What follows belongs to an exercise in optimizing a design on an open flow for a short achievable clock period and few clock cycles per item; a production flow would make more cautious choices.
In this exercise RTL edits were held to simulation tests only and were not proved equivalent to the original.

### design/flow/config.mk
export PLATFORM = sky130hd
export DESIGN_NAME = simon_engine
export DESIGN_NICKNAME = simon_engine
export VERILOG_FILES = /design/flow/design.v
export SDC_FILE = /design/flow/constraint.sdc
export NUM_CORES = 4
export LEC_CHECK = 0
export CAP_MARGIN = 20
export CORE_MARGIN = 2
export CORE_UTILIZATION = 40
export SLEW_MARGIN = 20
### design/flow/run.sh
#!/bin/bash
# synth_recipe.tcl (not shown) runs the flow's synth.tcl, then flattens the netlist and writes it again
# the make line also repeats each setting of config.mk as NAME=value (left out here)
make -C /OpenROAD-flow-scripts/flow DESIGN_CONFIG=/design/flow/config.mk WORK_HOME=/design/flow/orfs CLKGATE_MAP_FILE= SYNTH_SCRIPT=/design/flow/synth_recipe.tcl finish
### design/flow/constraint.sdc
create_clock -name core_clock -period 27.0 [get_ports {clk}]
set_input_delay 5.4000 -clock core_clock [delete_from_list [all_inputs] [get_ports {clk}]]
set_output_delay 5.4000 -clock core_clock [all_outputs]
set_load 0.01 [all_outputs]
### design/flow/design.v
`timescale 1ns / 1ps
module round_function (
  input  logic [31:0] input_text,    
  input logic  [15:0] round_key,     
  output logic [31:0] output_text    
);
  assign output_text = 	{(({input_text[30:16],input_text[31]} & 		 
                           {input_text[23:16],input_text[31:24]}) ^ 
                          input_text[15:0] ^ 
                          {input_text[29:16],input_text[31:30]} ^ 
                          round_key),
                         input_text[31:16]};  
endmodule
`timescale 1ns / 1ps
module key_schedule (
  input  logic [3:0][15:0] input_key,    
  output logic [15:0] next_key,          
  input  logic [4:0]   round_counter     
);
  reg [15:0] temp, temp2;
  localparam z = 62'b01100111000011010100100010111110110011100001101010010001011111;
  localparam c = 64'hfffffffffffffffc;
  assign temp = {input_key[3][2:0],input_key[3][15:3]} ^ input_key[1];
  assign temp2 = temp ^ {temp[0],temp[15:1]};
  assign next_key = temp2 ^ input_key[0] ^ (z[round_counter] & 1) ^c;
endmodule
`timescale 1ns / 1ps
module pipe_section (
  input  logic [4:0]   round_counter,
  input  logic [63:0] key_in,
  output  logic [15:0] key_out,
  input  logic [31:0]  state_in,
  output logic [31:0]  state_out
);
  round_function i_round_function (
    .input_text(state_in),
    .round_key(key_in[15:0]),
    .output_text(state_out)
  ); 
  key_schedule i_key_schedule (
    .input_key   (key_in),
    .next_key      (key_out),
    .round_counter (round_counter)
  );
endmodule
`timescale 1ns / 1ps
module SIMON_pipelined_cipher_core (
  input  logic           clk,          
  input  logic           rst,          
  input logic            load,         
  input  logic [31:0]    plaintext,    
  input  logic [63:0]    key,          
  output logic [31:0]    ciphertext    
);
  localparam rounds = 32;
  reg [rounds:0][31:0] states;
  reg [rounds+3:0][15:0] keys;
  generate
    genvar i;
    for(i=0;i<rounds;i++)begin
      pipe_section sec_i(
        .round_counter (i),               
        .key_in        ({keys[i+3],keys[i+2],keys[i+1],keys[i]}),
        .key_out       (keys[i+4]),
        .state_in      (states[i]),
        .state_out     (states[i+1])
      );   
    end
  endgenerate
  always @ (posedge clk) begin
    if (!rst) begin
      states[0] <= '0;
      keys[3:0] <= '0;
    end else begin
      if (load) begin
        states[0] <= plaintext;
        keys[0] <= key[15:0];
        keys[1] <= key[31:16];
        keys[2] <= key[47:32];
        keys[3] <= key[63:48];      
      end
    end
  end
  assign ciphertext = states[rounds];
endmodule
`timescale 1ns / 1ps
module SIMON_pipelined_cipher_core_ctrl(
   input  logic           clk,                   
   input  logic           rst,                   
   input  logic           ctrl_in_begin,         
   input  logic [10:0]    ctrl_in_num_blocks,    
   output logic           done_intr,             
   input  logic [63:0]    ctrl_in_key,           
   output logic           pt_clka,      
   output logic           pt_rsta,      
   output logic [31:0]    pt_addra,     
   output logic [31:0]    pt_wr_data,   
   input  logic [31:0]    pt_rd_data,   
   output logic           pt_ena,       
   output logic [3:0]     pt_wea,       
   output logic           ct_clka,      
   output logic           ct_rsta,      
   output logic [31:0]    ct_addra,     
   output logic [31:0]    ct_wr_data,   
   input  logic [31:0]    ct_rd_data,   
   output logic           ct_ena,       
   output logic [3:0]     ct_wea,       
   output logic           core_load,
   output logic [31:0]    core_plaintext,
   output logic [63:0]    core_key,
   output logic [4:0]     core_count,
   input  logic [31:0]    core_ciphertext
);
localparam START = 3'b000;
localparam READ  = 3'b001;
localparam LOAD  = 3'b010;
localparam COUNT = 3'b011;
localparam WRITE = 3'b100;
localparam DONE  = 3'b101;
reg [2:0]  current_state;
reg [2:0]  next_state;
reg [4:0]  cnt;
reg [10:0] current_block;
reg [31:0] current_addr;
reg        enable_counter;
reg        incr_block_count;
assign core_count     = cnt;
assign core_key       = ctrl_in_key;        
assign core_plaintext = pt_rd_data;
assign pt_clka    = clk;         
assign pt_rsta    = ~rst;      
assign pt_wr_data = '0;          
assign pt_ena     = 1'b1;        
assign pt_wea     = '0;          
assign ct_clka    = clk;         
assign ct_rsta    = ~rst;      
assign ct_ena     = 1'b1;        
always @ (posedge clk) begin
   if (rst == 1'b0) begin
       current_state <= START;
   end else begin
       current_state <= next_state;
   end
end
always @ (*) begin
   next_state = current_state;
   case (current_state)
        START: begin
             if (ctrl_in_begin == 1'b1) begin
                 next_state = READ;    
             end else begin 
                 next_state = START;          
             end
         end
         READ: begin
             next_state = LOAD;        
         end
         LOAD: begin
             next_state = COUNT;              
         end
         COUNT: begin
             if (cnt == 5'b00010) begin
                 next_state = WRITE;   
             end else begin
                 next_state = COUNT;          
             end
         end
         WRITE: begin
             if (current_block != ctrl_in_num_blocks - 1) begin
                 next_state = READ;    
             end else begin
                 next_state = DONE;          
             end
         end
         DONE: begin
             next_state = START;              
         end
   endcase
end
always @ (*) begin
   enable_counter   = 1'b0;
   core_load        = 1'b0;
   incr_block_count = 1'b0;
   done_intr        = 1'b0;
   pt_addra       = current_addr;
   ct_addra       = current_addr;
   ct_wr_data     = '0;
   ct_wea         = '0;
   case (current_state)
       START: begin
       end
       READ: begin
           pt_addra = current_addr;
       end
       LOAD: begin
           core_load = 1'b1;
       end
       COUNT: begin
           enable_counter = 1'b1;
       end
       WRITE: begin
           ct_addra         = current_addr;
           ct_wr_data       = core_ciphertext;
           ct_wea           = '1;
           incr_block_count = 1'b1;
       end
       DONE: begin
           done_intr = 1'b1;
       end     
   endcase
end
always @ (posedge clk) begin
   if (rst == 1'b0) begin
       cnt <= 5'b00000;
   end else if (enable_counter == 1'b0) begin
       cnt <= 5'b00000;
   end else if (enable_counter == 1'b1) begin
       cnt <= cnt + 1;
   end
end
always @ (posedge clk) begin
   if ((rst == 1'b0) || (current_state == START)) begin
       current_block <= 11'b0;
       current_addr <= 'b0;
   end else if (incr_block_count) begin
       current_block <= current_block + 1;
       current_addr <= current_addr + 4;
   end
end
endmodule
`timescale 1ns / 1ps
module simon_engine (
  input  logic           clk,                  
  input  logic           rst,                  
  input  logic           ctrl_in_begin,        
  input  logic [10:0]    ctrl_in_num_blocks,   
  input  logic [63:0]    ctrl_in_key,          
  output logic           done_intr,            
  output logic [31:0]    pt_addra,
  input  logic [31:0]    pt_rd_data,
  output logic [31:0]    ct_addra,
  output logic [31:0]    ct_wr_data,
  output logic [3:0]     ct_wea
);
  logic        core_load;
  logic [31:0] core_plaintext;
  logic [63:0] core_key;
  logic [4:0]  core_count;
  logic [31:0] core_ciphertext;
  SIMON_pipelined_cipher_core_ctrl u_ctrl (
    .clk                (clk),
    .rst                (rst),
    .ctrl_in_begin      (ctrl_in_begin),
    .ctrl_in_num_blocks (ctrl_in_num_blocks),
    .done_intr          (done_intr),
    .ctrl_in_key        (ctrl_in_key),
    .pt_clka            (),
    .pt_rsta            (),
    .pt_addra           (pt_addra),
    .pt_wr_data         (),
    .pt_rd_data         (pt_rd_data),
    .pt_ena             (),
    .pt_wea             (),
    .ct_clka            (),
    .ct_rsta            (),
    .ct_addra           (ct_addra),
    .ct_wr_data         (ct_wr_data),
    .ct_rd_data         (32'h0),
    .ct_ena             (),
    .ct_wea             (ct_wea),
    .core_load          (core_load),
    .core_plaintext     (core_plaintext),
    .core_key           (core_key),
    .core_count         (core_count),
    .core_ciphertext    (core_ciphertext)
  );
  SIMON_pipelined_cipher_core u_core (
    .clk        (clk),
    .rst        (rst),
    .load       (core_load),
    .plaintext  (core_plaintext),
    .key        (core_key),
    .ciphertext (core_ciphertext)
  );
endmodule
==> results_dict.tcl <==
set metrics [dict create \
    maxClockFrequency_ghz 0.0377 \
    status "complete, no violations" \
    cts_buffer_depth 2 \
    dieWidth_um 368 \
    setup_slack_ns 0.462 \
    antenna_found_initial 7 \
    via_per_inst 5.33 \
    maxCapViolCount 0 \
    grt_pass1_wl_mm 307 \
    drive_above_1_share_pct 32.9 \
    start_kind "register" \
    skew_ns 0.0120 \
    synth_cell_types 146 \
    post-route-min-period_ns 26.54 \
    crit_fanout 8 \
    relSlewSlack_pct 29.0 \
    syn_area_per_cell_sq_um 9.24 \
    async_flop_share_pct 0 \
    synth_largest_area_cell "xnor2_1" \
    stdcell_count 9133 \
    dr.pass1.iters 5 \
    synth-simple-area-share_pct 14.3 \
    core_sq_um 132000 \
    hold_class "reg -> reg" \
    synthXorXnorAreaFrac_pct 67.4 \
    regToRegSetupSlack_ns 23.52 \
    max_stage_delay_ns 0.58 \
    fin_util_pct 54.4 \
    synth_compound_area_share_pct 10.1 \
    grt_pass1_vias 47600 \
    synth_top_family_by_area "XOR/XNOR gates" \
    hp-start "u_ctrl.cnt[0]" \
    min_period_over_period_pct 98.3 \
    finalSetupViolations 0 \
    holdPathEnd "u_ctrl.cnt[0]" \
]
Testbench counts, summed over its fixed seeds: cycles 23,758, blocks 3,917.
## per-layer routing
metal / wire length, um / track usage (%) / vias up
met5: 0 / 0 / -
met2: 97800 / 49.4 / 1895
met3: 14500 / 3.13 / 440
met1: 91100 / 40.5 / 23700
li1: - / - / 22600
met4: 7910 / 9.89 / 0
## final cells by class
type | instances | share of cell area [%]
diodes | 7 | 0.0245
clock buffers | 17 | 0.594
clock inverters | 15 | 0.224
inverters | 48 | 0.252
multi-input cells | 5385 | 72.4
flip-flops and latches | 145 | 4.08
well taps | 1755 | 3.07
repair buffers | 1761 | 19.3
## critical path: cells and delay by family, from the launching register on
family,cells,cell delay (ns)
simple gates,21,5.79
buf+inv,9,1.99
flops,1,0.44
compound gates,11,2.78
xor+xnor,28,9.64
## worst max path at each step
stage | start | to | slack [ns] | cells past startpoint
after floorplan | u_core.keys[9] | ct_wr_data[22] | 2.35 | 64
after global placement | u_core.keys[8] | ct_wr_data[25] | -0.32 | 68
after detailed placement | u_core.keys[8] | ct_wr_data[27] | -0.38 | 69
after CTS | u_core.states[3] | ct_wr_data[27] | 0.0003 | 69
after global routing | u_core.states[31] | ct_wr_data[22] | -0.19 | 70
final | u_core.states[21] | ct_wr_data[22] | 0.46 | 69
## cell usage in the layout, fill, tap and decap left out, types with 30 or more instances in the layout
cell             instances
a211oi_1                30
a21boi_0               106
a21o_1                  34
a21oi_1                114
and2_1                  82
and3_1                  77
buf_4                 1545
clkdlybuf4s50_1        205
dfxtp_1                133
inv_1                   45
nand2_1                369
nand3_1                102
nand4_1                 41
nor2_1                 254
nor2_2                  33
nor3_1                  76
o21ai_0                 57
o21ai_1                 36
or3_1                   48
xnor2_1               1759
xnor2_2                248
xnor2_4                 55
xnor3_1                213
xnor3_2                114
xor2_1                 653
xor2_2                  60
xor3_1                  56
## repair_timing
action | 4_1_cts | 5_1_grt
pin swaps | 9 | 86
setup endpoints to repair | 32 | 32
buffers inserted | 7 | 83
cloned | 0 | 2
gates resized for setup | 100 | 380
endpoints found under the hold margin | 0 | 0
## sequential cells by signal (all words and copies together), names as in the netlist
name,count
u_core.keys,64
u_ctrl.current_addr,30
u_core.states,32
u_ctrl.cnt,5
u_ctrl.current_block,11
u_ctrl.current_state,3
==> images/pins.png <==
Drawn at 1 px/um. Pins as bars across the die edge, other pins in gray.
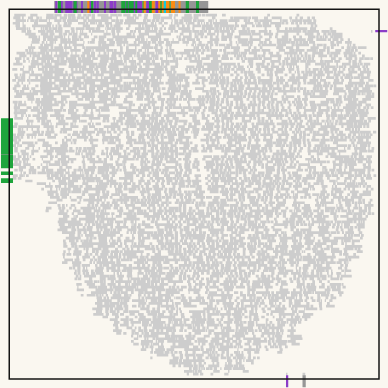
legend:
  purple:
    port: pt_addra
    pins: 32
    direction: output
    edge: 30 top, 1 right, 1 bottom
  cyan:
    port: ctrl_in_begin
    pins: 1
    direction: input
    edge: top
  green:
    port: ctrl_in_key
    pins: 64
    direction: input
    edge: 40 left, 24 top
  orange:
    port: ctrl_in_num_blocks
    pins: 11
    direction: input
    edge: top
all pins by edge: 166 top, 41 left, 3 bottom, 1 right
die height: 368 um
PortBufs: 206

==> images/final_clocks.png <==
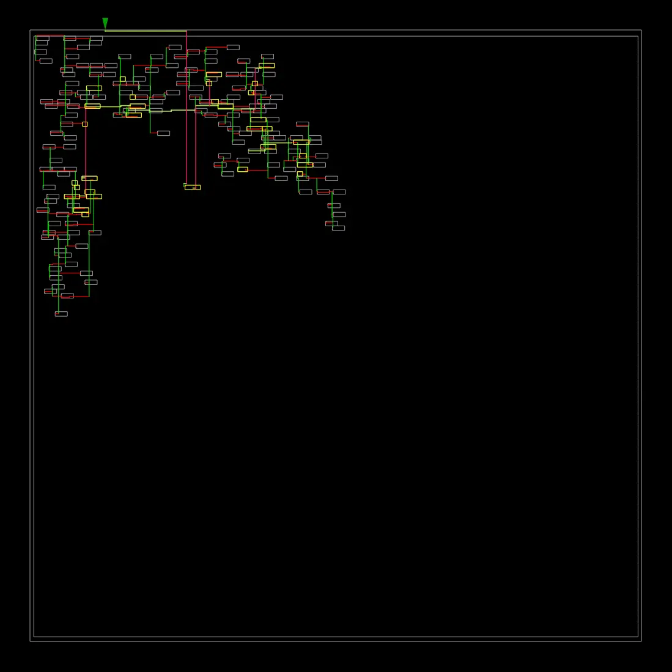
Num CTS Buffers: 17
Seq Cell Count: 145
Clock buffer cells: 17
TritonCTS sink count: 145

==> images/met3.png <==
Drawn at 2 px/um. Cells faint in the background.
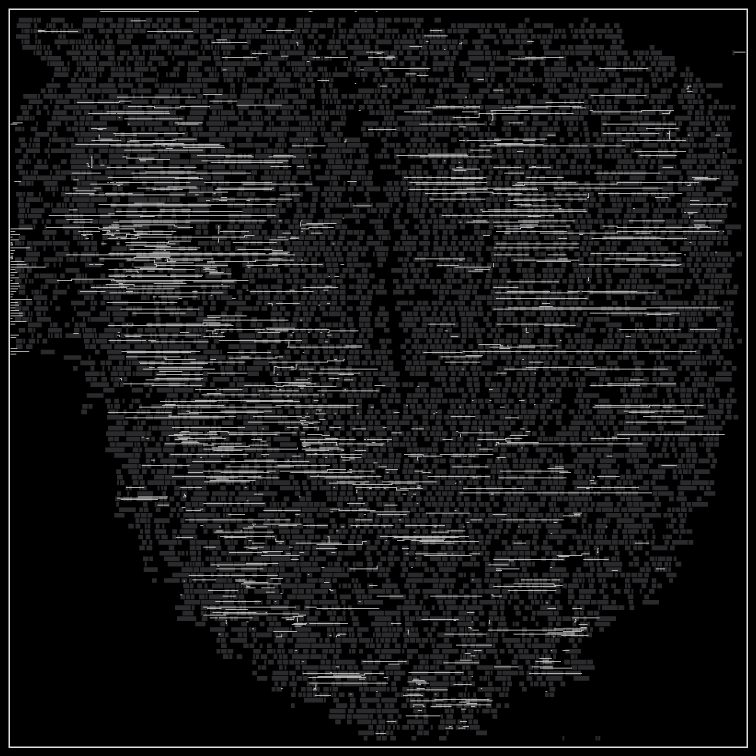
nets with wire on the layer: 778
share of all routed wire: 6.9%
wire length on this layer: 14500 um
longest straight run: 116 um
met3 GRT Util: 3.13%
WL final: 211 mm
vias: 48.7k

re-timing with driven ports:
No port has a modelled driver above. Below, the same layout with a new extraction and two added sets of constraints.
Step 1: set_driving_cell puts a clkbuf_16 on clk and a buf_2 on each other input, an assumption about the parent block.
Step 2, shift: input delay + t, output delay - t, t = (earliest + latest rising clock arrival at the registers) / 2. This alone moves slack from input paths to output paths.
Slacks: ideal / step 1 / step 2; pairs: ideal / step 1.
t (ns): 0.484
setup WS [ns]: 0.462 / 0.413 / 0.898
worst setup path after step 2: register to output
clock arrival spread, ns: 0.012 / 0.013
worst register clock-pin slew, ns: 0.08 / 0.08
After both steps setup and hold are still met in this run. The setup slack of this run moves by -0.049 ns with the drivers and by +0.436 ns with both steps.
